This is an optimization exercise on Yosys and OpenROAD, whose aim is small area and a short achievable clock period, not a production implementation. Where RTL was checked, it was by simulation tests only, not by an equivalence proof against the original. Not every run is shown, and edits may drop behaviour that the tests do not exercise. No functional check of the RTL was part of runs 2 to 5.

==> design.v <==
module GCC(READY_, Xc, Yc, Xi, Yi, Wi, RESET_, CLK);
input CLK, RESET_;
input [7:0] Xi, Yi;
input [3:0] Wi;
output READY_;
output [7:0] Xc, Yc;
reg READY_, delay;
reg [7:0] Xc, Yc;
reg [7:0] X_tmp[0:5];
reg [7:0] Y_tmp[0:5];
reg [3:0] W_tmp[0:5];
reg rm_valid;
reg [2:0] num, rm_num;
reg [16:0] distance[0:5];
reg [16:0] max_dis;
reg same_dis[0:5];
wire [14:0] XW_sum = X_tmp[0] * W_tmp[0] + X_tmp[1] * W_tmp[1] + X_tmp[2] * W_tmp[2] + X_tmp[3] * W_tmp[3] + X_tmp[4] * W_tmp[4] + X_tmp[5] * W_tmp[5];
wire [14:0] YW_sum = Y_tmp[0] * W_tmp[0] + Y_tmp[1] * W_tmp[1] + Y_tmp[2] * W_tmp[2] + Y_tmp[3] * W_tmp[3] + Y_tmp[4] * W_tmp[4] + Y_tmp[5] * W_tmp[5];
wire [6:0] W_sum = W_tmp[0] + W_tmp[1] + W_tmp[2] + W_tmp[3] + W_tmp[4] + W_tmp[5];
wire [7:0] Xc_n = (W_sum == 7'd0) ? 8'd0 : (XW_sum + W_sum[6:1]) / W_sum;
wire [7:0] Yc_n = (W_sum == 7'd0) ? 8'd0 : (YW_sum + W_sum[6:1]) / W_sum;
integer i, j;
always@(posedge CLK, negedge RESET_)begin
    if(!RESET_)begin
        for(i = 0; i < 6; i = i + 1)begin
            X_tmp[i] <= 8'd0;
            Y_tmp[i] <= 8'd0;
            W_tmp[i] <= 4'd0;
        end
    end
    else begin
        if(rm_valid)begin
            X_tmp[rm_num] <= Xi;
            Y_tmp[rm_num] <= Yi;
            W_tmp[rm_num] <= Wi;
        end
        else begin
            X_tmp[num] <= Xi;
            Y_tmp[num] <= Yi;
            W_tmp[num] <= Wi;
        end
    end
end
always@(posedge CLK, negedge RESET_)begin
    if(!RESET_)begin
        READY_ <= 1'b1;
        delay <= 1'b1;
        Xc <= 8'd0;
        Yc <= 8'd0;
        num <= 3'd0;
        rm_valid <= 1'b0;
    end
    else begin
        Xc <= Xc_n;
        Yc <= Yc_n;
        delay <= 1'b0;
        READY_ <= delay;
        if(num < 3'd6) num <= num + 1'd1;
        if(num > 3'd4) rm_valid <= 1'b1;
    end
end
always@(*)begin
    for(j = 0; j < 6; j = j + 1)begin
        distance[j] = (X_tmp[j] - Xc_n) * (X_tmp[j] - Xc_n) + (Y_tmp[j] - Yc_n) * (Y_tmp[j] - Yc_n);
    end
    max_dis = distance[0];
    rm_num = 3'd0;
    for(j = 1; j < 6; j = j + 1)begin
        if(max_dis < distance[j])begin
            max_dis = distance[j];
            rm_num = j;
        end
    end
end
endmodule
==> run.sh <==
#!/bin/bash
# synth_recipe.tcl (not shown) runs the flow's synth.tcl, then flattens the netlist and writes it again
# the make line also repeats each setting of config.mk as NAME=value (left out here)
make -C /OpenROAD-flow-scripts/flow DESIGN_CONFIG=/design/flow/config.mk WORK_HOME=/design/flow/orfs CLKGATE_MAP_FILE= SYNTH_SCRIPT=/design/flow/synth_recipe.tcl finish
==> config.mk <==
export PLATFORM = sky130hd
export DESIGN_NAME = GCC
export DESIGN_NICKNAME = GCC
export VERILOG_FILES = /design/flow/design.v
export SDC_FILE = /design/flow/constraint.sdc
export NUM_CORES = 4
export LEC_CHECK = 0
export CAP_MARGIN = 20
export CORE_MARGIN = 2
export CORE_UTILIZATION = 40
export PLACE_DENSITY = 0.6
export SLEW_MARGIN = 20
==> constraint.sdc <==
create_clock -name core_clock -period 52.0 [get_ports {CLK}]
set_input_delay 10.4000 -clock core_clock [delete_from_list [all_inputs] [get_ports {CLK}]]
set_output_delay 10.4000 -clock core_clock [all_outputs]
set_load 0.01 [all_outputs]
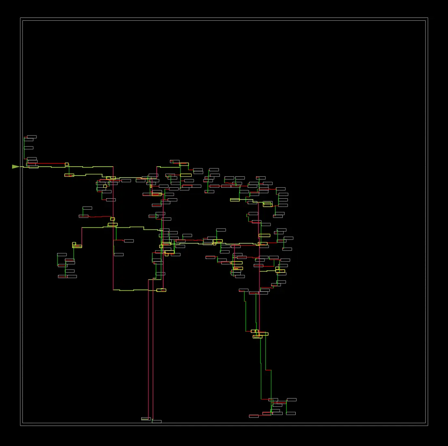
Fig. 1. Clock wiring as the flow saved it (run 1).
clock sinks: 142
sequential cell count: 142

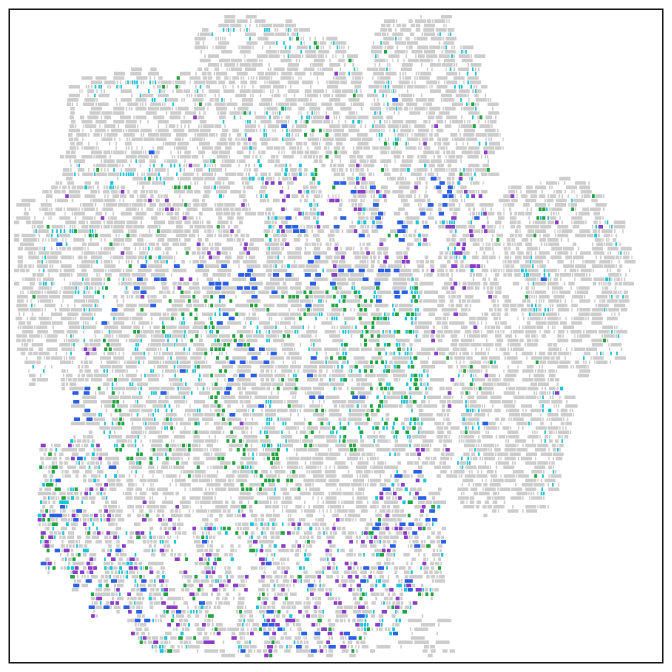
Fig. 2. Selected gate families (run 1).
AND-OR and OR-AND gates -> purple  # cells 293, most used a21o_1
AND and OR gates -> green  # cells 408, most used and2_1
NAND gates -> cyan  # cells 812, most used nand2_1
multiplexers -> blue  # cells 180, most used mux2_2
Final Non-Filler Cells: 9620
commonest non-fill, non-tap cell in the layout: inv_1
multi-input combinational area share: 77.4%

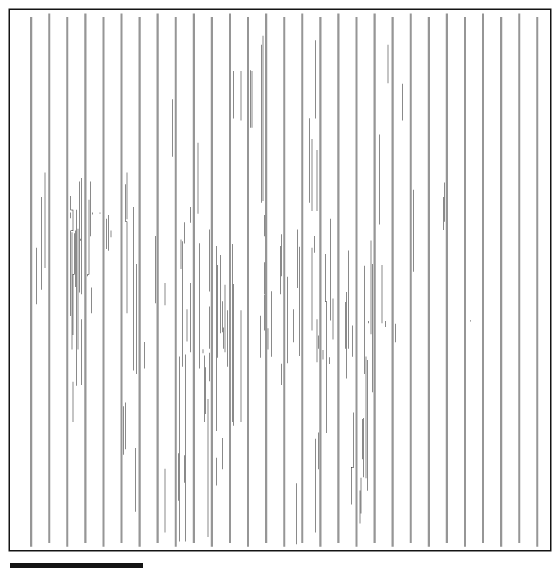
Fig. 3. Met4 routing (run 1).
Bar = 100 um. Supply wires on this layer in gray.
main direction = vertical
nets with wire on the layer = 99
Post-Route WL: 187000 um
Via Count: 49755

==> flow_summary.ini, run 1 <==
[status]
status = finished clean

[grt]
grt_use_total_pct = 23.2
busiest_layer = met2
use_met3_pct = 3.65

[cts]
numCtsBuffers = 17
cts_buffer_depth = 2
htree_levels = 4
postCtsSetupBuffers = 1
cts_root_buf = clkbuf_16

[critical_path]
worst_setup_path_start_kind = flip-flop
reg2regPathDepth = 251
cp.depth = 251
endpoint_kind = flip-flop
critPathKind = flip-flop to flip-flop
critical_path.top_delay_family = compound AO/OA/AOI/OAI gates
timing.rr.end = Y_tmp[2][4]$_DFFE_PN0P_

[timing]
clock-skew-final_ns = 0.0252
min_period_ns = 49.71
hold_violations = 0
slew_viol_final = 0
relSlewSlack_pct = 15.6
setup-violations-final = 0

[placed_design]
dpl.hpwl_um = 159000

[finish]
seq_share_pct = 4.98
area_growth_pct = 10.9
nonClkBufAreaFrac_pct = 4.10
fillCellCount = 15514
multiInputGateArea_um2 = 55300
largest_class = multi-input gates
final_area_um2 = 71400
multi_input_cells = 5240
drive_above_1_share_pct = 10.5
n_all_inverters = 1680

[yosys]
synth_cell_types = 115
synth-simple-area-share_pct = 13.0
synthArstFlopShare_pct = 100
seq_area_frac_synth_pct = 5.52
synth_top_family_by_area = adder cells
synth_mux_area_share_pct = 3.13
synthesis.nets = 9236
netlist.area_leader.share_pct = 36.7
synthXorXnorAreaFrac_pct = 4.24

[die]
nWellTaps = 2160
dieArea_um2 = 164000
die_x_um = 405
die_h_um = 405
ios = 39
start_util_pct = 40.2

[route]
wl_met3_um = 12100
Fig. 4: run 1, metal layers overlaid
Bar = 100 um.
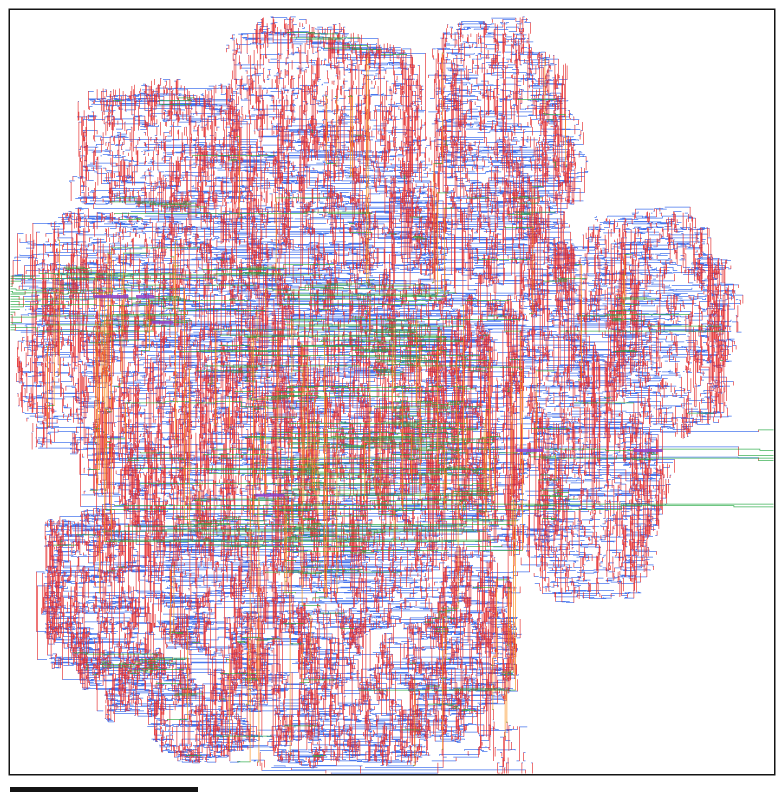

## Run 2: large edit since run 1, in outline
design.v: 75 -> 4772 lines; modules unchanged: 0
  GCC: edited, 75 -> 4765 lines
  fa: new, 7 lines
==> module fa as of run 2 <==
module fa(a, b, c, s, co);
input a, b, c;
output s, co;
wire x = a ^ b;
assign s = x ^ c;
assign co = (a & b) | (x & c);
endmodule
--- a/config.mk
+++ b/config.mk
@@ -6,4 +6,5 @@
 export NUM_CORES = 4
 export LEC_CHECK = 0
+export ABC_AREA = 1
 export CAP_MARGIN = 20
 export CORE_MARGIN = 2
@@ -11,2 +12,3 @@
 export PLACE_DENSITY = 0.6
 export SLEW_MARGIN = 20
+export SYNTH_HIERARCHICAL = 1
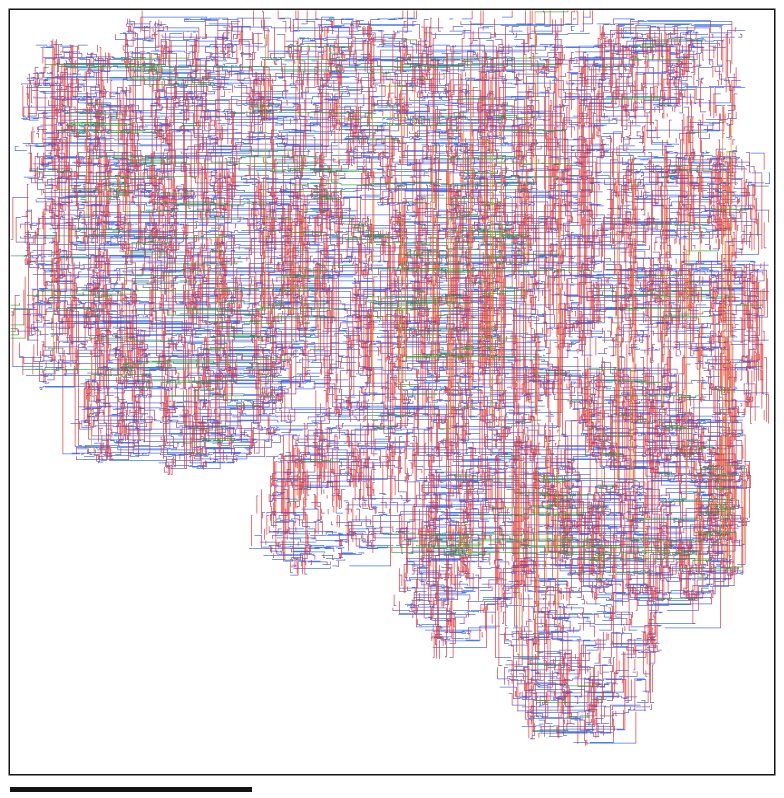
Fig. 5. Metal layers overlaid (run 2).
Bar = 100 um.
metal 1 -> blue  # wire length 52.7 mm
metal 2 -> red  # wire length 55.9 mm
metal 4 -> orange  # wire length 4310 um
metal 3 -> green  # wire length 6600 um

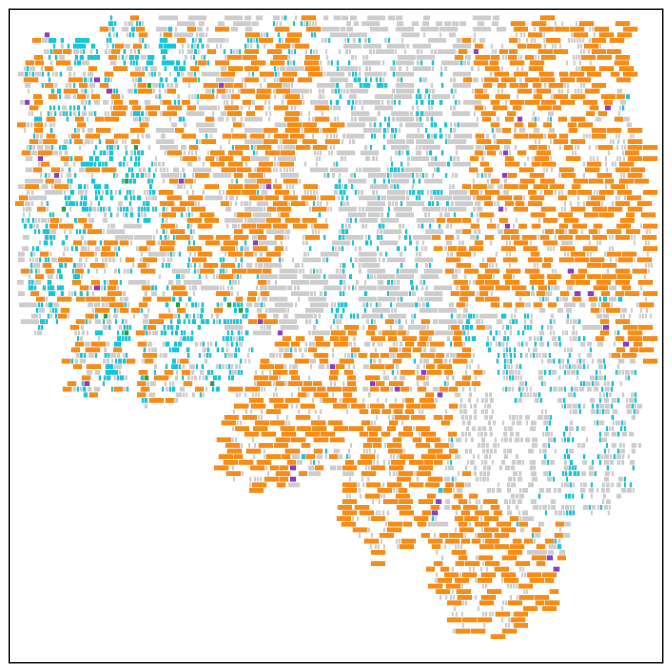
Fig. 6. Selected gate families (run 2).
Final Non-Filler Cells: 5785
commonest non-fill, non-tap cell in the layout: nand2_1
multi-input combinational area share: 75.2%

==> run 2 against run 1 <==
Still clean. First-iteration DRC count down 6.6%. Hold slack better by 0.015 ns. Count of clock-buffer cells in the layout is 1 lower. Die area shrank 40%. Sequential cell count is 45 higher. Synthesized cell count shrank 36%. Critical path type unchanged. Critical endpoint is now NY[12]$_DFF_PN0_. Largest cell class unchanged.
==> flow_summary.ini, run 2 <==
[finish]
final_area_um2 = 40900
n_all_inverters = 684
drive_above_1_share_pct = 4.77
design.seq.count = 187
nonClockBufferCount = 78
seq_share_pct = 11.4
fillCellCount = 9681
multi_input_cells = 3528
nonClkBufAreaFrac_pct = 1.67
nClkBuffers = 17
multiInputGateArea_um2 = 30800
largest_class = multi-input gates
area_growth_pct = 5.56
clock_area_share_pct = 1.52

[yosys]
netlist.area_leader.share_pct = 33.3
yosys-top-cells-area = fa_1 33%, ha_1 14%, dfrtp_1 12%, nand2_1 7.1%, inv_1 6.5%
synth_mux_area_share_pct = 0.0258
seq_area_frac_synth_pct = 12.1
synth_cell_types = 64
synthesis.nets = 5672
synth.most_common_cell = nand2_1
synthArstFlopShare_pct = 100
ys_ff_latch = 187
synth_top_family_by_area = adder cells
synth-simple-area-share_pct = 17.5
synthXorXnorAreaFrac_pct = 3.52

[cts]
htree_levels = 4
cts_buffer_depth = 2
clock_sinks = 187
cts_root_buf = clkbuf_16
postCtsSetupBuffers = 0
numCtsBuffers = 17
cts_resized = 0

[critical_path]
reg2regPathDepth = 87
timing.rr.end = NY[12]$_DFF_PN0_
critical_path.top_delay_family = adder cells
cp.depth = 87
worst_setup_path_start_kind = flip-flop
cp_max_fo = 60
endpoint_kind = flip-flop
slowest_delay_ns = 0.74
cp-endpoint = NY[12]$_DFF_PN0_
critPathKind = flip-flop to flip-flop

[timing]
min_period_ns = 22.24
fin_ws_ns = 29.76
hold_violations = 0
slew_viol_final = 0
clock-skew-final_ns = 0.0220
relSlewSlack_pct = 26.5
whs_ns = 0.372
setup-violations-final = 0

[die]
nWellTaps = 1276
start_util_pct = 40.2
die_h_um = 315
die_x_um = 315
ios = 39
dieArea_um2 = 99400

[grt]
use_met3_pct = 2.05
grt_use_total_pct = 24.3
busiest_layer = met2

[route]
routed.top_layer = met4
drtIter0Drc = 2980
wl_met3_um = 6600

[status]
status = finished clean

[placed_design]
dpl.hpwl_um = 98700
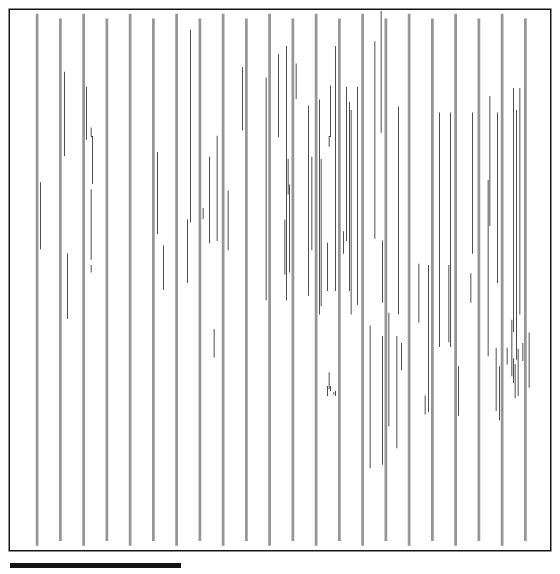
Fig. 7. Met4 routing (run 2).
Bar = 100 um. Supply wires on this layer in gray.
Post-Route WL: 120000 um
Via Count: 31043

Fig. 8: run 2, cell sizes after repair
Bar = 100 um.
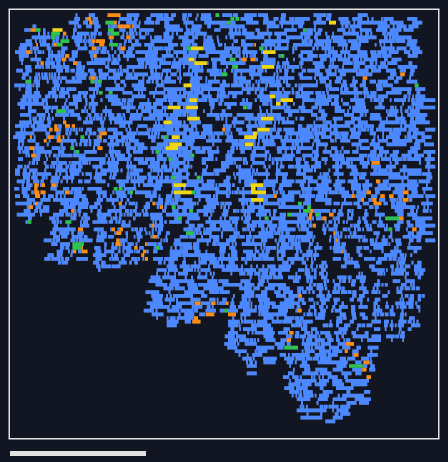

==> run 2 -> run 3 <==
--- a/config.mk
+++ b/config.mk
@@ -10,5 +10,5 @@
 export CORE_MARGIN = 2
 export CORE_UTILIZATION = 40
 export PLACE_DENSITY = 0.6
-export SLEW_MARGIN = 20
+export SLEW_MARGIN = 70
 export SYNTH_HIERARCHICAL = 1
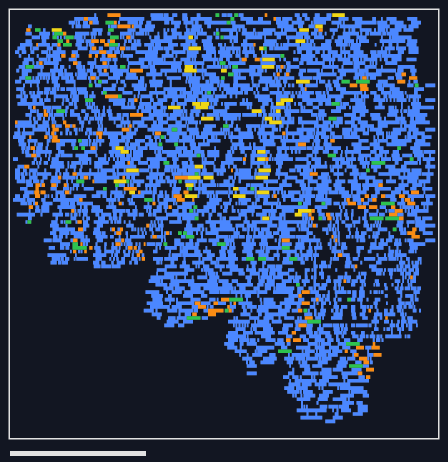
Fig. 9. Cell sizes after repair (run 3).
Bar = 100 um.
_6 and larger -> yellow  # cells 46, most used clkbuf_16
_2 cells -> orange  # cells 204, most used xnor2_2
_3 and _4 cells -> green  # cells 95, most used buf_4
_0 and _1 cells -> blue  # cells 4196, most used nand2_1
min setup slack post-route: 31.11 ns
count of non-CTS buffers in the layout: 110
area grow syn2layout: 8.07%
fin area: 41900 um2

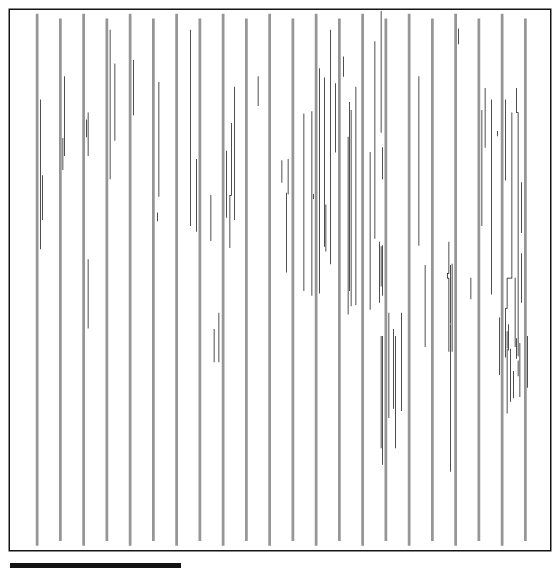
Fig. 10. Met4 routing (run 3).
Bar = 100 um. Supply wires on this layer in gray.
main direction = vertical
nets with wire on the layer = 76
share of all routed wire = 3.5%
longest straight run = 142 um
Post-Route WL: 120000 um
Via Count: 31328

==> run 3 against run 2 <==
Register-to-register slack gained 1.4 ns. Final area grew 2.4%. Non-clock buffer count grew 32. Critical path depth grew 14. Area after synthesis is the same. Clock skew grew 0.0017 ns. Sequential share of layout area shrank 0.25 points. Synthesized cell count is the same. Largest cell class unchanged.
==> flow_summary.ini, run 3 <==
[status]
status = finished clean

[cts]
cts_buffer_depth = 2
postCtsSetupBuffers = 0
cts_root_buf = clkbuf_16
cts_resized = 0
numCtsBuffers = 17
ctsHoldBuffers = 0
clock_sinks = 187
htree_levels = 4

[die]
die_h_um = 315
start_util_pct = 40.2
die_x_um = 315
ios = 39
nWellTaps = 1276
dieArea_um2 = 99400

[critical_path]
cp_max_fo = 60
critPathKind = flip-flop to flip-flop
cpMaxStageDelayCell = fa_1
worst_setup_path_start_kind = flip-flop
timing.rr.end = NX[12]$_DFF_PN0_
critical_path.top_delay_family = adder cells
reg2regPathDepth = 101
cp-endpoint = NX[12]$_DFF_PN0_
reg2reg_slack_ns = 31.11
cp.depth = 101

[route]
routed.top_layer = met4
drtIter0Drc = 2997
wl_met3_um = 6420

[yosys]
seq_area_frac_synth_pct = 12.1
synth_cell_types = 64
yosys-top-cells-area = fa_1 33%, ha_1 14%, dfrtp_1 12%, nand2_1 7.1%, inv_1 6.5%
synthArstFlopShare_pct = 100
ys_ff_latch = 187
synth_top_family_by_area = adder cells
synthXorXnorAreaFrac_pct = 3.52
post-synth-top-area-cell = fa_1
avgSynthCellArea_um2 = 8.50
netlist.area_leader.share_pct = 33.3
synthesis.nets = 5672
synth.most_common_cell = nand2_1
synth-compound-area-share_pct = 10.5
synth-simple-area-share_pct = 17.5
synth_mux_area_share_pct = 0.0258

[timing]
clock-skew-final_ns = 0.0237
whs_ns = 0.371
slew_viol_final = 0
min_period_ns = 20.89
setup-violations-final = 0

[finish]
multi_input_area_share_pct = 74.9
final_common_cell = nand2_1
design.seq.count = 187
nClkBuffers = 17
largest_class = multi-input gates
fin_cells = 5817
multiInputGateArea_um2 = 31400
n_all_inverters = 684
multi_input_cells = 3528
clock_area_share_pct = 1.51
final_cell_mix = 726 x nand2_1, 657 x inv_1, 644 x fa_1
seq_share_pct = 11.2
fillCellCount = 9607
nonClkBufAreaFrac_pct = 2.37

[placed_design]
dpl.hpwl_um = 99300

[grt]
use_met3_pct = 2.47
busiest_layer = met2

[hold_path]
hold_class = flip-flop to flip-flop
hold_path_end = READY_$_DFF_PN1_
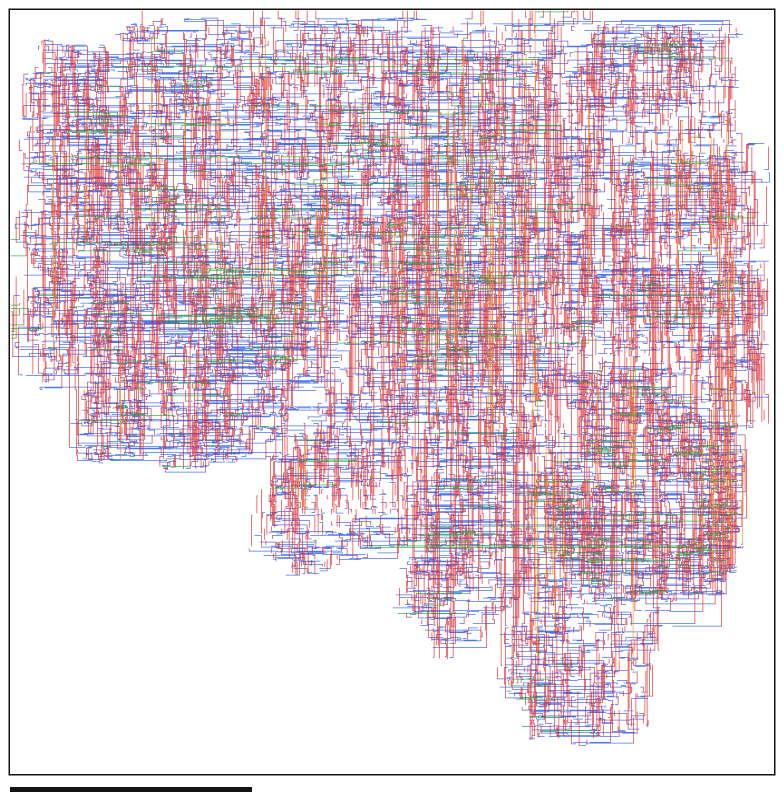
Fig. 11. Metal layers overlaid (run 3).
Bar = 100 um.
overall routing resource usage: 24.4%
routed len/inst: 20.6 um

Fig. 12: run 3, clock wiring as the flow saved it
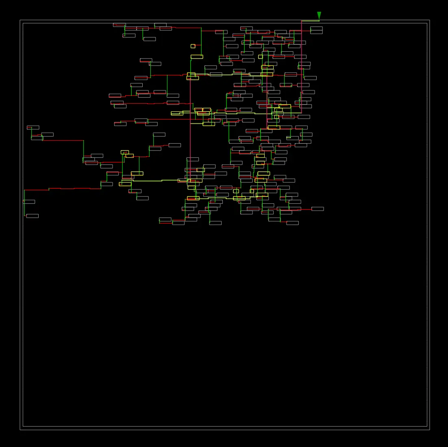

==> run 3 -> run 4 <==
--- a/config.mk
+++ b/config.mk
@@ -6,9 +6,9 @@
 export NUM_CORES = 4
 export LEC_CHECK = 0
 export ABC_AREA = 1
-export CAP_MARGIN = 20
+export CAP_MARGIN = 60
 export CORE_MARGIN = 2
 export CORE_UTILIZATION = 40
 export PLACE_DENSITY = 0.6
-export SLEW_MARGIN = 70
+export SLEW_MARGIN = 50
 export SYNTH_HIERARCHICAL = 1
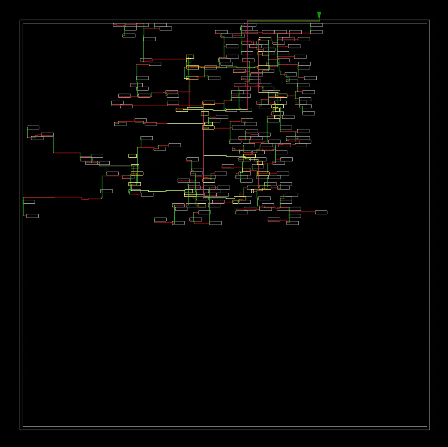
Fig. 13. Clock wiring as the flow saved it (run 4).
CTS buffer count: 17
Worst Skew: 0.0194 ns

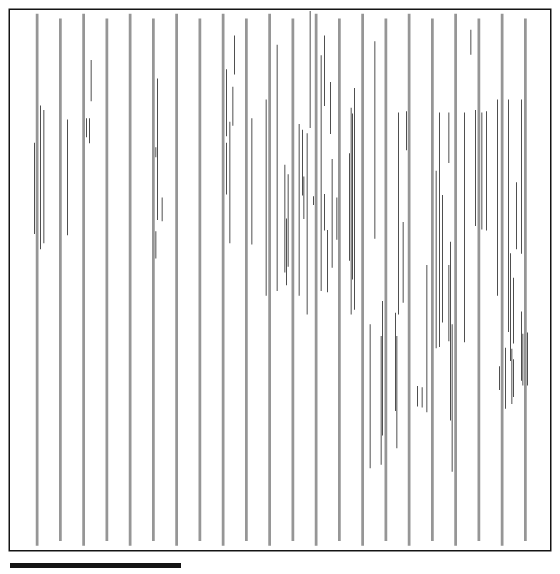
Fig. 14. Met4 routing (run 4).
Bar = 100 um. Supply wires on this layer in gray.
main direction = vertical
wire length on this layer = 4600 um
share of all routed wire = 3.8%
nets with wire on the layer = 68
Via Count: 31357
Post-Route WL: 120000 um

==> run 4 against run 3 <==
Maximum frequency down 0.71%. Non-clock buffer count increased by 17. Wire length is 0.25% higher. Sequential share of layout area grew 0.083 points. Area after synthesis unchanged. Via count barely moved. Clock skew is 0.0043 ns lower.
==> flow_summary.ini, run 4 <==
[status]
status = finished clean

[route]
avgRoutedWirePerCell_um = 20.6
drtIter0Drc = 2948
routed.top_layer = met4
wl_met3_um = 6390

[yosys]
synthesis.nets = 5672
synth.most_common_cell = nand2_1
seq_area_frac_synth_pct = 12.1
netlist.area_leader.share_pct = 33.3
yosys-top-cells-area = fa_1 33%, ha_1 14%, dfrtp_1 12%, nand2_1 7.1%, inv_1 6.5%
avgSynthCellArea_um2 = 8.50
synth-compound-area-share_pct = 10.5
synthArstFlopShare_pct = 100
post-synth-top-area-cell = fa_1
synth_cell_types = 64
ys_ff_latch = 187

[critical_path]
reg2regPathDepth = 101
critical_path.top_delay_family = adder cells
reg2reg_slack_ns = 30.96
cp-endpoint = NX[12]$_DFF_PN0_
timing.rr.end = NX[12]$_DFF_PN0_
cpMaxStageDelayCell = fa_1
worst_setup_path_start_kind = flip-flop
cp_max_fo = 51

[finish]
final_area_um2 = 41500
multiInputGateArea_um2 = 30900
nClkBuffers = 17
fillCellCount = 9601
multi_input_cells = 3528
final_cell_mix = 727 x nand2_1, 664 x inv_1, 644 x fa_1
largest_class = multi-input gates
clock_area_share_pct = 1.49
nonClkBufAreaFrac_pct = 2.76
design.seq.count = 187
n_all_inverters = 684
nonClockBufferCount = 127
final_common_cell = nand2_1

[timing]
min_period_ns = 21.04
whs_ns = 0.371

[placed_design]
dpl.hpwl_um = 99400

[cts]
htree_levels = 4
cts_buffer_depth = 2
ctsHoldBuffers = 0
cts_resized = 0
clock_sinks = 187
cts_root_buf = clkbuf_16

[die]
nWellTaps = 1276
die_x_um = 315
dieArea_um2 = 99400
die_h_um = 315
start_util_pct = 40.2
ios = 39

[hold_path]
hold_class = flip-flop to flip-flop
hold_path_end = READY_$_DFF_PN1_

[grt]
use_met3_pct = 2.47
grt_use_total_pct = 24.4
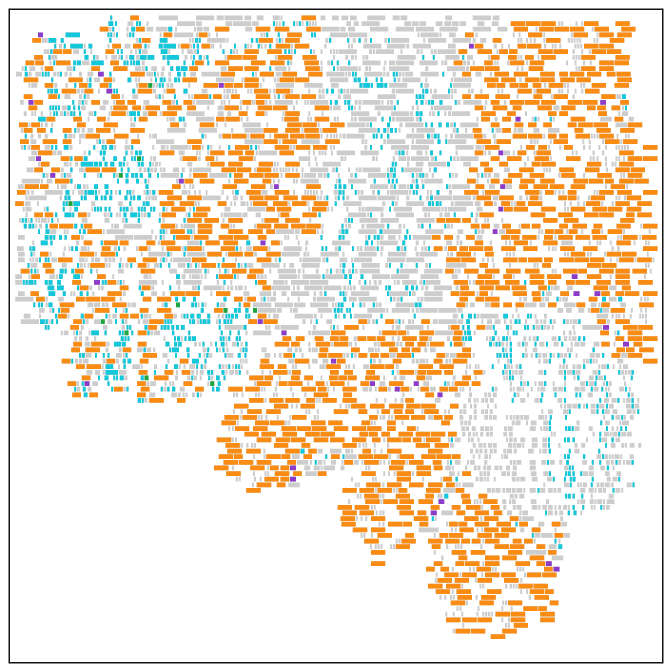
Fig. 15. Selected gate families (run 4).
NAND gates -> cyan  # cells 987, most used nand2_1
AND-OR and OR-AND gates -> purple  # cells 37, most used a21o_1, where spread over the die
AND and OR gates -> green  # cells 11, most used or2_2, where left middle
adder and majority cells -> orange  # cells 1094, most used fa_1, where spread over the die
Final Non-Filler Cells: 5834
multi-input combinational area share: 74.4%

Fig. 16: run 4, cell sizes after repair
Bar = 100 um.
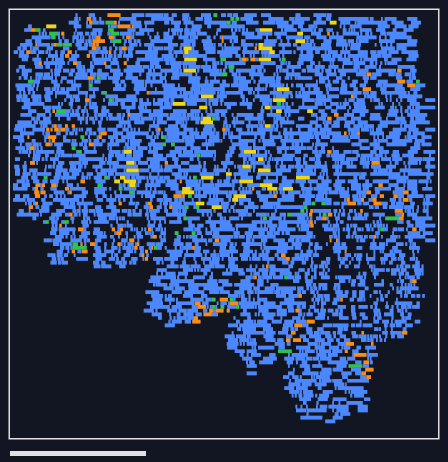

==> run 4 -> run 5 <==
--- a/config.mk
+++ b/config.mk
@@ -6,9 +6,9 @@
 export NUM_CORES = 4
 export LEC_CHECK = 0
 export ABC_AREA = 1
-export CAP_MARGIN = 60
+export CAP_MARGIN = 20
 export CORE_MARGIN = 2
-export CORE_UTILIZATION = 40
-export PLACE_DENSITY = 0.6
-export SLEW_MARGIN = 50
+export CORE_UTILIZATION = 60
+export PLACE_DENSITY = 0.75
+export SLEW_MARGIN = 20
 export SYNTH_HIERARCHICAL = 1
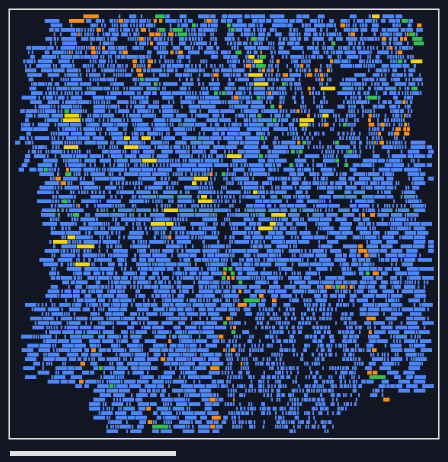
Fig. 17. Cell sizes after repair (run 5).
Bar = 100 um.
_0 and _1 cells -> blue  # cells 4294, most used nand2_1
_3 and _4 cells -> green  # cells 59, most used buf_4
_6 and larger -> yellow  # cells 33, most used clkbuf_16
_2 cells -> orange  # cells 120, most used nand2_2
area grow syn2layout: 4.20%
fin area: 40400 um2
count of non-CTS buffers in the layout: 75
min setup slack post-route: 29.63 ns

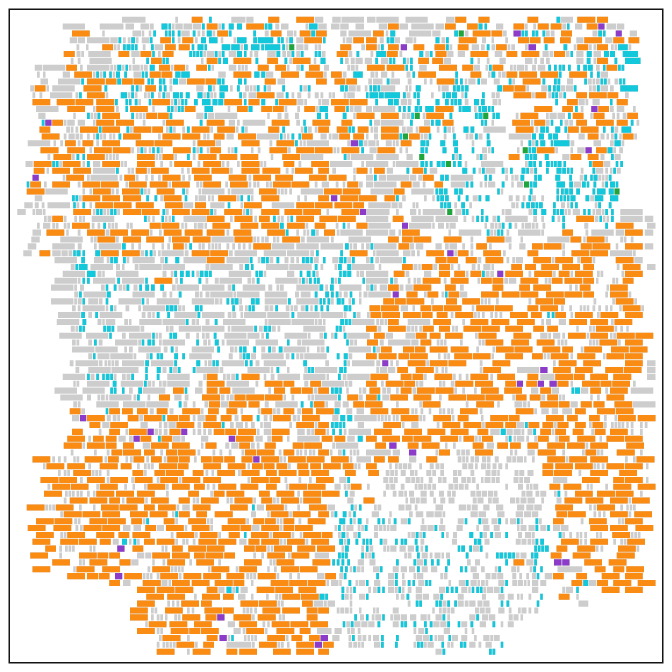
Fig. 18. Selected gate families (run 5).
Final Non-Filler Cells: 5362
multi-input combinational area share: 76.1%

==> run 5 against run 4 <==
Still clean. Sequential share of layout area grew 0.32 points. Hold slack lost 0.013 ns. Area after synthesis is the same. First-iteration DRC count grew 14%. Critical path depth shrank 1. Clock skew grew 0.0050 ns. Largest cell class unchanged. Highest routed layer is now met5.
==> flow_summary.ini, run 5 <==
[finish]
n_all_inverters = 684
multi_input_cells = 3528
antennaDiodeCount = 1
fillCellCount = 5501
largest_class = multi-input gates
final_common_cell = nand2_1
seq_area_um2 = 4680
seq_share_pct = 11.6
design.seq.count = 187
multiInputGateArea_um2 = 30700
final_cell_mix = 729 x nand2_1, 667 x inv_1, 644 x fa_1
nonClkBufAreaFrac_pct = 1.64
nClkBuffers = 19
clock_area_share_pct = 1.60
top_regs = NX (15), NY (15), S3 (9)
utilization_pct = 63.0
drive_above_1_share_pct = 4.70

[timing]
min_period_ns = 22.37
whs_ns = 0.358
rsz0062_at_grt = no
hold_violations = 0
tns_ns = 0
clock-skew-final_ns = 0.0244

[cts]
cts_resized = 0
htree_levels = 4
cts_root_buf = clkbuf_16
numCtsBuffers = 17
ctsHoldBuffers = 0
worstSkewPairLatency_ns = 0.48
cts_buffer_depth = 2
tritoncts = built
clock_sinks = 187

[critical_path]
path_buf_inv = 19
critical_path.top_delay_family = adder cells
timing.rr.end = NX[12]$_DFF_PN0_
cp-endpoint = NX[12]$_DFF_PN0_
slowest_delay_ns = 0.73
cpMaxStageDelayCell = xnor2_1
arrival_ns = 22.80
cp.required_ns = 52.42
cp_max_fo = 60
worst_setup_path_start_kind = flip-flop
reg2regPathDepth = 100
cpMostUsedCell = nand2_1
reg2reg_slack_ns = 29.63
endpoint_kind = flip-flop

[die]
dieArea_um2 = 66600
nWellTaps = 855
core_um2 = 64100
ios = 39
die_h_um = 258
die_x_um = 258
start_util_pct = 60.4

[yosys]
avgSynthCellArea_um2 = 8.50
synth-compound-area-share_pct = 10.5
netlist.area_leader.share_pct = 33.3
synthTopCellsByCount = 733 x nand2_1, 667 x inv_1, 644 x fa_1
seq_area_frac_synth_pct = 12.1
ys_ff_latch = 187
yosys-top-cells-area = fa_1 33%, ha_1 14%, dfrtp_1 12%, nand2_1 7.1%, inv_1 6.5%
post-synth-top-area-cell = fa_1
synth_cell_types = 64
synth.most_common_cell = nand2_1
synthesis.nets = 5672
synthArstFlopShare_pct = 100
synth-simple-area-share_pct = 17.5

[route]
drtIter0Drc = 3356
avgRoutedWirePerCell_um = 21.0
route.met2.wl_um = 50100
vias = 31623
routed.top_layer = met5
viasPerCell = 5.90
wl_um = 113000
wl_met3_um = 12400
first_pass_iters = 6

[hold_path]
hold_class = flip-flop to flip-flop
min_from = delay$_DFF_PN1_
hold_path_end = READY_$_DFF_PN1_

[placed_design]
gp_congestion = 0.985
dpl.hpwl_um = 92900

[grt]
grt_util_met1_pct = 50.4
grt_use_total_pct = 34.7
busiest_layer = met2
use_met3_pct = 8.34

[status]
status = finished clean
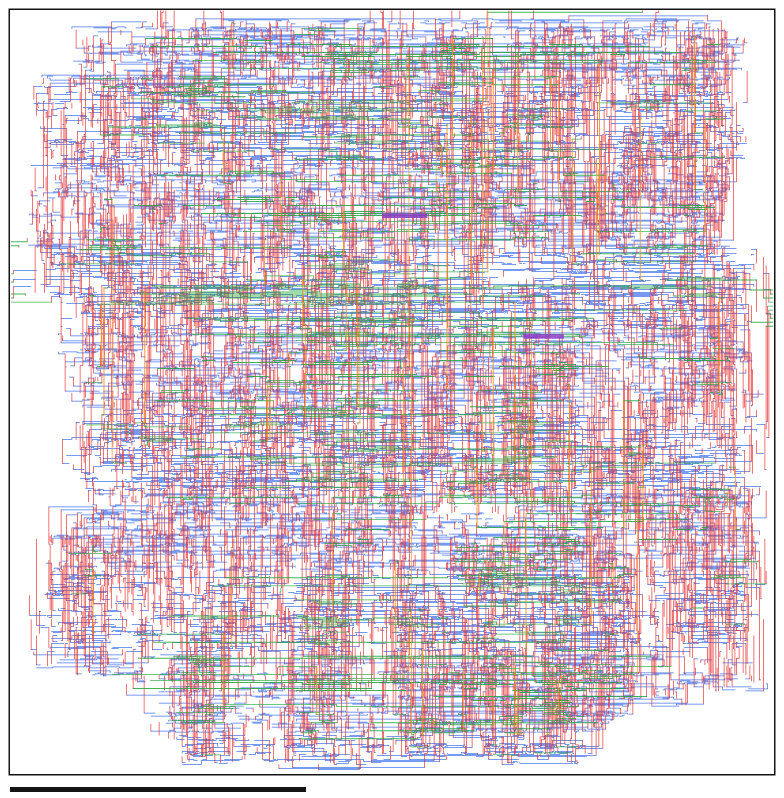
Fig. 19. Metal layers overlaid (run 5).
Bar = 100 um.
metal 4 -> orange  # wire length 2530 um
metal 5 -> purple  # wire length 25.8 um
metal 1 -> blue  # wire length 47.9 mm
metal 3 -> green  # wire length 12400 um
metal 2 -> red  # wire length 50.1 mm

Fig. 20: run 5, met4 routing
Bar = 100 um. Supply wires on this layer in gray.
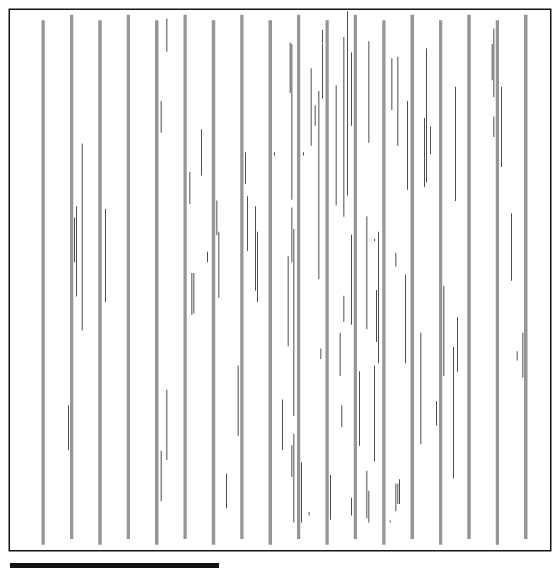

==> run 6: too many edits to list; what changed since run 5 <==
design.v: 4772 -> 4712 lines; modules unchanged: 1
  GCC: edited, 4765 -> 4705 lines
==> flow/run.sh (new file) <==
#!/bin/bash
cd "$(dirname "$0")/.."
rm -rf scripts_alt
cp -r "$FLOW_HOME/scripts" scripts_alt
printf 'strash\ndch\nmap -a -B 0.9\ntopo\nstime -c\nbuffer -c\nupsize -c\ndnsize -c\n' > scripts_alt/abc_area.script
export SCRIPTS_DIR="$PWD/scripts_alt"
export SETUP_SLACK_MARGIN=33
bash standard.sh > standard.log 2>&1
exit $?
==> standard.sh (new file) <==
#!/bin/bash
# synth_recipe.tcl (not shown) runs the flow's synth.tcl, then flattens the netlist and writes it again
# the make line also repeats each setting of config.mk as NAME=value (left out here)
make -C /OpenROAD-flow-scripts/flow DESIGN_CONFIG=/design/flow/config.mk WORK_HOME=/design/flow/orfs CLKGATE_MAP_FILE= SYNTH_SCRIPT=/design/flow/synth_recipe.tcl "${@:-finish}"
--- a/config.mk
+++ b/config.mk
@@ -7,8 +7,8 @@
 export LEC_CHECK = 0
 export ABC_AREA = 1
-export CAP_MARGIN = 20
+export CAP_MARGIN = 60
 export CORE_MARGIN = 2
-export CORE_UTILIZATION = 60
-export PLACE_DENSITY = 0.75
-export SLEW_MARGIN = 20
+export CORE_UTILIZATION = 40
+export PLACE_DENSITY = 0.6
+export SLEW_MARGIN = 50
 export SYNTH_HIERARCHICAL = 1
removed: run.sh
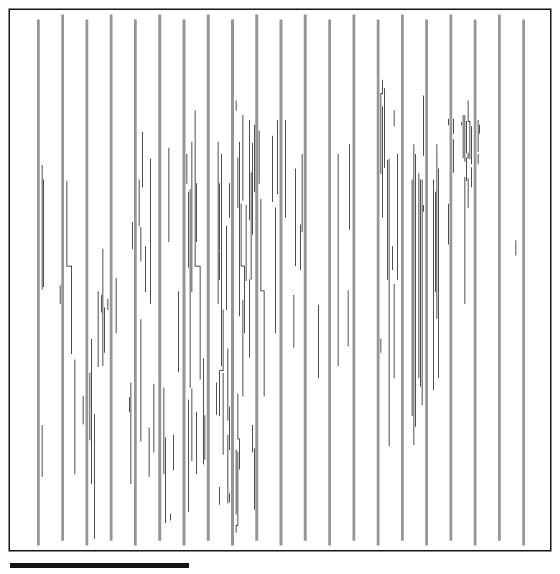
Fig. 21. Met4 routing (run 6).
Bar = 100 um. Supply wires on this layer in gray.
wire length on this layer = 6150 um
share of all routed wire = 5.0%
main direction = vertical
longest straight run = 168 um

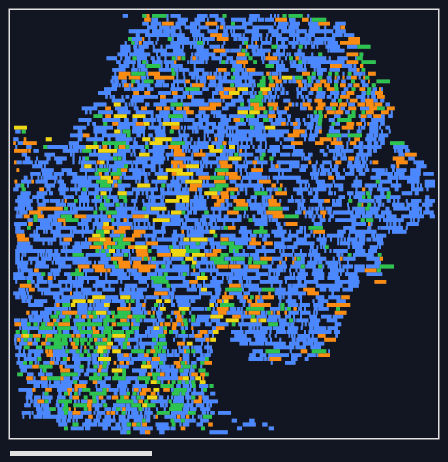
Fig. 22. Cell sizes after repair (run 6).
Bar = 100 um.
_2 cells -> orange  # cells 467, most used fa_2
_6 and larger -> yellow  # cells 99, most used buf_6
_3 and _4 cells -> green  # cells 483, most used buf_4
_0 and _1 cells -> blue  # cells 3249, most used fa_1
min setup slack post-route: 33.02 ns
area grow syn2layout: 24.5%

==> run 6 against run 5 <==
Via count decreased by 1.7%. Still clean. Sequential share of layout area shrank 0.98 points. Critical endpoint unchanged. First-iteration DRC count fell by 19%. Sequential cell count did not move. Cell count grew 1.9%. Area after synthesis down 8.4%. Clock skew increased by 0.00069 ns. Synthesized cell count is 14% lower. Highest routed layer is now met4.
==> flow_summary.ini, run 6 <==
[status]
status = finished clean

[die]
die_x_um = 302
ios = 39
nWellTaps = 1165
die_h_um = 302

[timing]
tns_ns = 0
hold_violations = 0
min_period_ns = 18.98
rsz0062_at_grt = yes
whs_ns = 0.361

[cts]
clock_sinks = 187
cts_buffer_depth = 2
cts_resized = 418
tritoncts = built

[finish]
utilization_pct = 50.1
multi_input_area_share_pct = 69.9
seq_share_pct = 10.6
antennaDiodeCount = 0
nonClockBufferCount = 444
top_regs = NX (15), NY (15), S3 (9)
fillCellCount = 7978
n_all_inverters = 641
fin_cells = 5463
final_cell_mix = 551 x fa_1, 541 x inv_1, 511 x nor2_1
clock_area_share_pct = 1.38
final_common_cell = fa_1
drive_above_1_share_pct = 24.4

[yosys]
avgSynthCellArea_um2 = 9.04
ys_ff_latch = 187
synth-simple-area-share_pct = 11.9
yosys-top-cells-area = fa_1 37%, dfrtp_1 13%, ha_1 11%, inv_1 6.7%, nor2_1 5.7%
post-synth-top-area-cell = fa_1
synthArstFlopShare_pct = 100
netlist.area_leader.share_pct = 37.0
synth_cell_types = 51
synth-compound-area-share_pct = 14.0

[route]
routed.top_layer = met4
wl_met3_um = 8800
avgRoutedWirePerCell_um = 22.7
wl_um = 124000
vias = 31084
viasPerCell = 5.69
drtIter0Drc = 2723

[hold_path]
min_from = delay$_DFF_PN1_
hold_path_end = READY_$_DFF_PN1_

[critical_path]
critical_path.top_delay_family = adder cells
worst_setup_path_start_kind = flip-flop
cp-endpoint = NX[12]$_DFF_PN0_
path_buf_inv = 19
cp.required_ns = 52.35
arrival_ns = 19.33
cpMostUsedCell = fa_2
slowest_delay_ns = 0.70

[placed_design]
dpl.hpwl_um = 93000
gp_congestion = 0.989

[grt]
grt_util_met1_pct = 37.1
busiest_layer = met2
grt_use_total_pct = 26.6
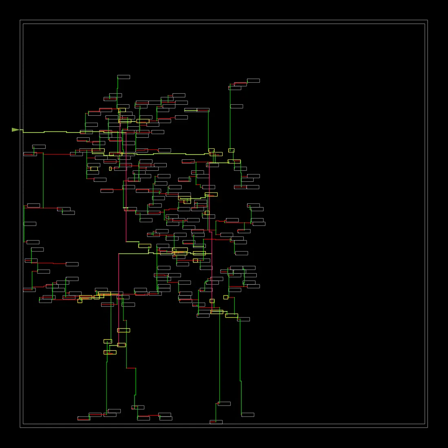
Fig. 23. Clock wiring as the flow saved it (run 6).
clock latency on the worst-skew pair: 0.49 ns
Worst Skew: 0.0251 ns
CLK BUF: 21

Fig. 24: run 6, selected gate families
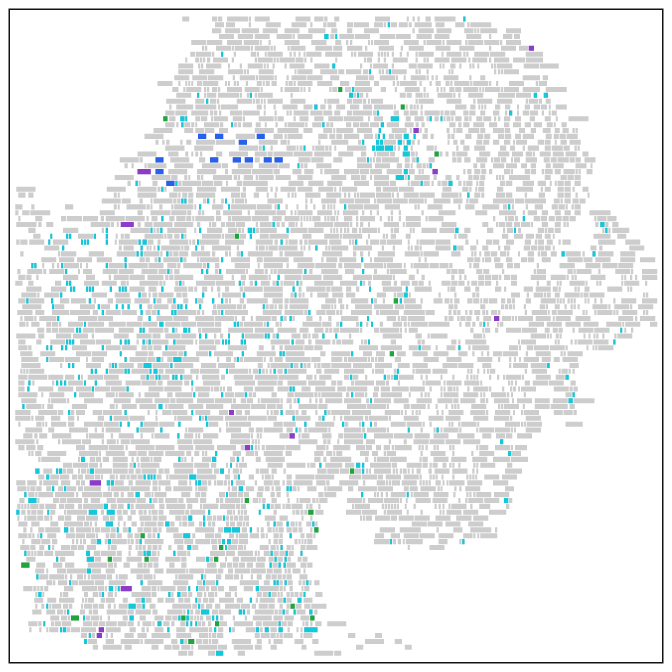

==> run 6 -> run 7 <==
==> flow/run.sh (replaced) <==
#!/bin/bash
cd "$(dirname "$0")/.."
rm -rf scripts_alt
cp -r "$FLOW_HOME/scripts" scripts_alt
printf 'strash\ndch\nmap -a -B 0.9\ntopo\nstime -c\nbuffer -c\nupsize -c\ndnsize -c\n' > scripts_alt/abc_area.script
export SCRIPTS_DIR="$PWD/scripts_alt"
export SETUP_SLACK_MARGIN=32
bash standard.sh > standard.log 2>&1
exit $?
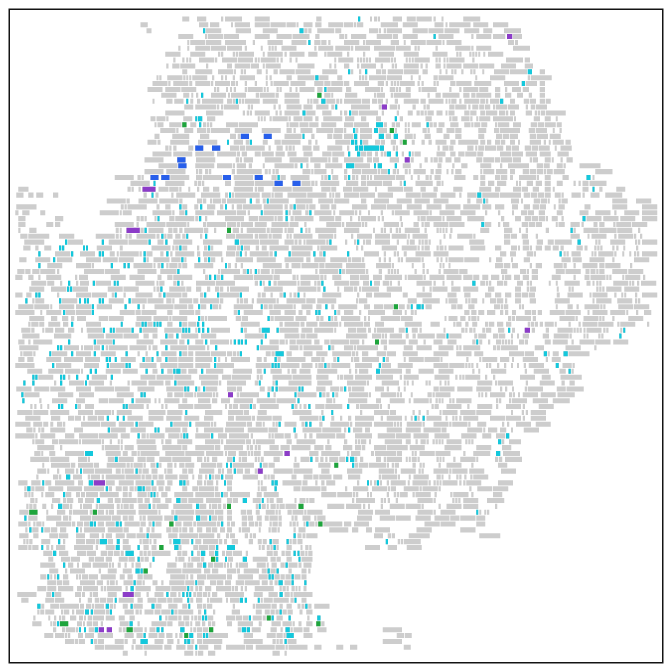
Fig. 25. Selected gate families (run 7).
AND-OR and OR-AND gates -> purple  # cells 13, most used o21a_1
NAND gates -> cyan  # cells 499, most used nand2_1
AND and OR gates -> green  # cells 23, most used and2_1
multiplexers -> blue  # cells 12, most used mux2_2
multi-input combinational area share: 69.8%
Final Non-Filler Cells: 5444
commonest non-fill, non-tap cell in the layout: fa_1

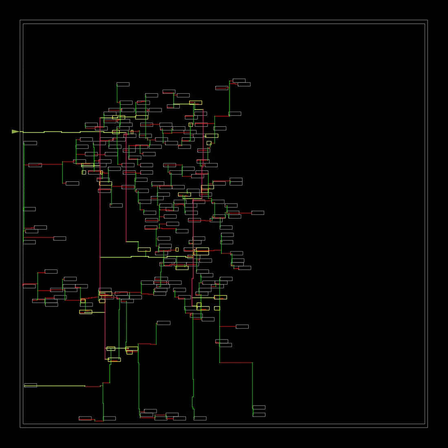
Fig. 26. Clock wiring as the flow saved it (run 7).
clock latency on the worst-skew pair: 0.48 ns
sequential cell count: 187

==> run 7 against run 6 <==
Area after synthesis unchanged. Register-to-register slack worse by 0.58 ns. Wire length shrank 1.1%. Count of clock-buffer cells in the layout is the same. Sequential share of layout area rose by 0.13 points. Synthesized cell count did not move. Final area shrank 1.4%. Largest cell class unchanged. Critical endpoint unchanged. Hold slack better by 0.0047 ns. Highest routed layer unchanged. Die area stayed put.
==> flow_summary.ini, run 7 <==
[status]
status = finished clean

[yosys]
synthArstFlopShare_pct = 100
post-synth-top-area-cell = fa_1
synth-simple-area-share_pct = 11.9
avgSynthCellArea_um2 = 9.04
synth-compound-area-share_pct = 14.0
yosys-top-cells-area = fa_1 37%, dfrtp_1 13%, ha_1 11%, inv_1 6.7%, nor2_1 5.7%
synth_cell_types = 51
ys_ff_latch = 187

[grt]
busiest_layer = met2
grt_util_met1_pct = 35.9
grt_use_total_pct = 25.8

[finish]
seq_share_pct = 10.7
clock_area_share_pct = 1.35
utilization_pct = 49.4
nClkBuffers = 21
drive_above_1_share_pct = 22.7
top_regs = NX (15), NY (15), S3 (9)
final_cell_mix = 549 x fa_1, 545 x inv_1, 515 x nor2_1
area_growth_pct = 22.8
nonClockBufferCount = 422
antennaDiodeCount = 1

[critical_path]
critical_path.top_delay_family = adder cells
path_buf_inv = 15
cpMostUsedCell = fa_2
cp-endpoint = NX[12]$_DFF_PN0_

[route]
wl_met3_um = 7630
viasPerCell = 5.66
wl_um = 123000
avgRoutedWirePerCell_um = 22.5
vias = 30818

[timing]
hold_violations = 0
min_period_ns = 19.56
clock-skew-final_ns = 0.0125
rsz0062_at_grt = yes
tns_ns = 0
fin_ws_ns = 32.44
whs_ns = 0.366

[placed_design]
gp_congestion = 0.978

[cts]
tritoncts = built
cts_resized = 202
cts_buffer_depth = 2

[hold_path]
min_from = delay$_DFF_PN1_
hold_path_end = READY_$_DFF_PN1_
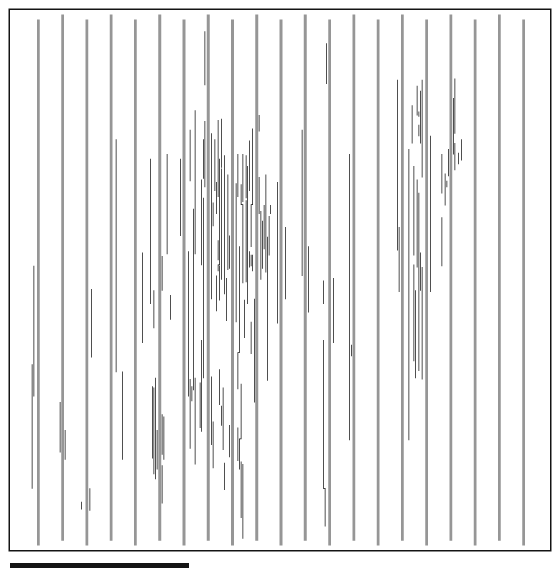
Fig. 27. Met4 routing (run 7).
Bar = 100 um. Supply wires on this layer in gray.
wire length on this layer = 5070 um
nets with wire on the layer = 103

Fig. 28: run 7, cell sizes after repair
Bar = 100 um.
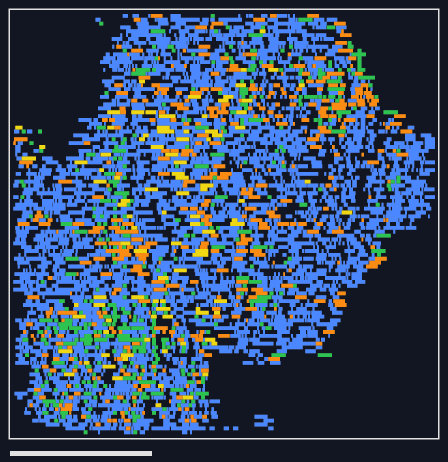

==> run 8: too many edits to list; what changed since run 7 <==
design.v: 4712 -> 5313 lines; modules unchanged: 1
  GCC: edited, 4705 -> 5306 lines
==> run.sh (new file) <==
#!/bin/bash
# synth_recipe.tcl (not shown) runs the flow's synth.tcl, then flattens the netlist and writes it again
# the make line also repeats each setting of config.mk as NAME=value (left out here)
make -C /OpenROAD-flow-scripts/flow DESIGN_CONFIG=/design/flow/config.mk WORK_HOME=/design/flow/orfs CLKGATE_MAP_FILE= SYNTH_SCRIPT=/design/flow/synth_recipe.tcl finish
--- a/config.mk
+++ b/config.mk
@@ -7,8 +7,8 @@
 export LEC_CHECK = 0
 export ABC_AREA = 1
-export CAP_MARGIN = 60
+export CAP_MARGIN = 20
 export CORE_MARGIN = 2
 export CORE_UTILIZATION = 40
 export PLACE_DENSITY = 0.6
-export SLEW_MARGIN = 50
+export SLEW_MARGIN = 20
 export SYNTH_HIERARCHICAL = 1
removed: flow/run.sh
removed: standard.sh
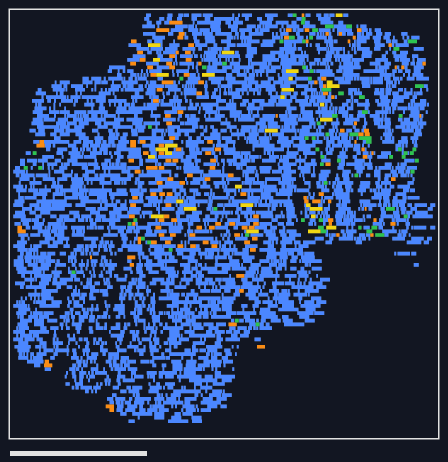
Fig. 29. Cell sizes after repair (run 8).
Bar = 100 um.
area grow syn2layout: 5.88%
fin area: 40300 um2
count of non-CTS buffers in the layout: 82

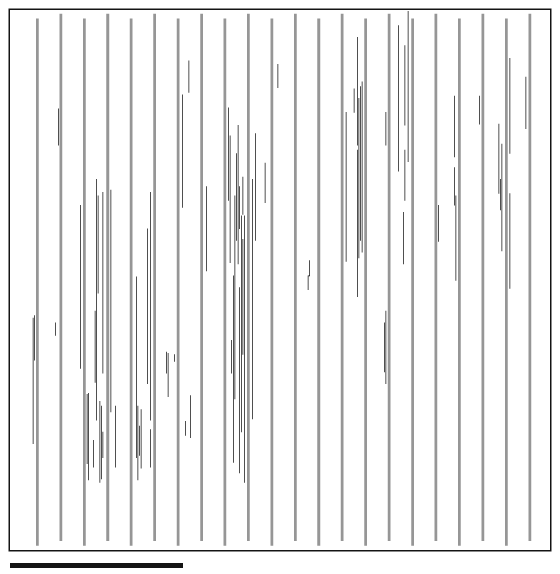
Fig. 30. Met4 routing (run 8).
Bar = 100 um. Supply wires on this layer in gray.
nets with wire on the layer = 66
share of all routed wire = 3.7%
longest straight run = 154 um
Post-Route WL: 113000 um
Via Count: 29667

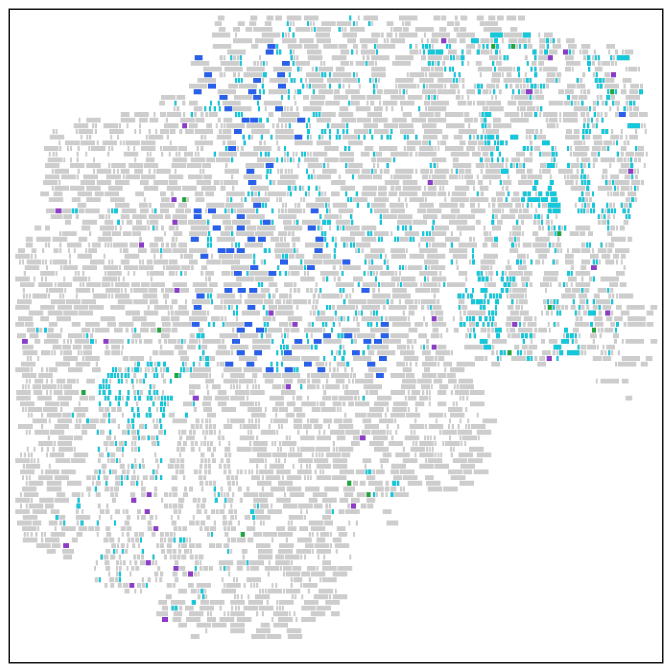
Fig. 31. Selected gate families (run 8).
NAND gates -> cyan  # cells 887, most used nand2_1
AND-OR and OR-AND gates -> purple  # cells 37, most used a21o_1, where spread over the die
multiplexers -> blue  # cells 83, most used mux2_2
AND and OR gates -> green  # cells 14, most used and3_1, where spread over the die
multi-input combinational area share: 76.0%
commonest non-fill, non-tap cell in the layout: nand2_1

==> run 8 against run 7 <==
Still clean on timing, DRC and antenna. Wire length down 7.7%. Critical path depth rose by 6. Sequential share of layout area up 0.36 points. Count of clock-buffer cells in the layout up 2. Highest routed layer unchanged.
==> flow_summary.ini, run 8 <==
[grt]
antenna_found_initial = 0
grt_start_max_net_pins = 75
grt_use_total_pct = 23.5
grt_pass1_vias = 30075
use_met3_pct = 2.30
grt_util_met1_pct = 32.6
busiest_layer = met2

[critical_path]
cpMostUsedCell = inv_1
cp-endpoint = NY[12]$_DFF_PN0_
timing.rr.end = NY[12]$_DFF_PN0_
critPathKind = flip-flop to flip-flop
critical_path.top_delay_family = adder cells
endpoint_kind = flip-flop
cp_max_fo = 41
slowest_delay_ns = 0.81
path_buf_inv = 22
reg2reg_slack_ns = 28.57

[timing]
timing.fmax_mhz = 42.7
post-route-period-util_pct = 45.1
whs_ns = 0.360
min_period_ns = 23.43
setup-violations-final = 0
rsz0062_at_grt = no
hold_violations = 0
tns_ns = 0
fin_ws_ns = 28.57
clock-skew-final_ns = 0.0183

[yosys]
synth-compound-area-share_pct = 9.72
synthArstFlopShare_pct = 100
yosys-top-cells-area = fa_1 34%, ha_1 15%, dfrtp_1 12%, nand2_1 6.9%, inv_1 5.8%
yosysWarnings = 7
ys_ff_latch = 179
synth-simple-area-share_pct = 15.1
post-synth-top-area-cell = fa_1
synth_cell_types = 60
avgSynthCellArea_um2 = 8.85
netlist.area_leader.share_pct = 34.5

[finish]
drive_above_1_share_pct = 5.93
fin_cells = 5528
top_regs = NX (15), NY (15)
antennaDiodeCount = 0
nClkBuffers = 23
design.seq.count = 179
fillCellCount = 9399
final_cell_mix = 700 x nand2_1, 656 x fa_1, 585 x inv_1
clock_area_share_pct = 1.44
fin_nets = 5386
utilization_pct = 42.6
largest_class = multi-input gates
multiInputGateArea_um2 = 30700
seq_share_pct = 11.1
seq_area_um2 = 4480

[placed_design]
dpl.hpwl_um = 92700
gp_congestion = 0.939
numPortBuffers = 38
dpl_worst_slack_ns = 28.67

[route]
avgRoutedWirePerCell_um = 20.5
wl_met3_um = 6280
viasPerCell = 5.37
drtIter0Drc = 2359
routed.top_layer = met4

[hold_path]
hold_path_end = READY_$_DFF_PN1_
min_from = delay$_DFF_PN1_

[cts]
worstSkewPairLatency_ns = 0.48
cts_buffer_depth = 2
tritoncts = built
cts_root_buf = clkbuf_16
ctsHoldBuffers = 0
cts_resized = 0
path_clk_slew_ns = 0.07

[status]
status = finished clean

[flow_run]
cap_violations = 0

==> re-timing with driven ports <==
Ports are ideal in the flow. The routed layouts listed here were re-timed in OpenROAD. Step 1 sets driving cells, clkbuf_16 on the clock port and buf_2 on the other inputs (assumed; they add their load-dependent delay and slew). Step 2 moves the port delays by t, midway between the first and last clock arrival at a register: inputs arrive t later, outputs are due t later. That takes back most of the time a late clock gives input paths. a / b / c = no drivers / after step 1 / after step 2; a / b = the first two.
run	t (ns)	setup WS [ns]	worst setup path after step 2	worst data-port slew with drivers (ns)	pins driven straight from the clock port
run 1	0.579	2.294 / 2.294 / 2.294	register to register	0.17	1
run 2	0.504	29.756 / 29.756 / 29.756	register to register	0.04	1
run 3	0.508	31.106 / 31.106 / 31.106	register to register	0.05	1
run 4	0.510	30.957 / 30.957 / 30.957	register to register	0.05	1
run 5	0.518	29.625 / 29.625 / 29.625	register to register	0.04	1
run 6	0.530	33.021 / 33.021 / 33.021	register to register	0.05	1
run 7	0.528	32.437 / 32.437 / 32.437	register to register	0.08	1
run 8	0.514	28.568 / 28.568 / 28.568	register to register	0.04	1
After both steps every run listed still meets setup and hold.
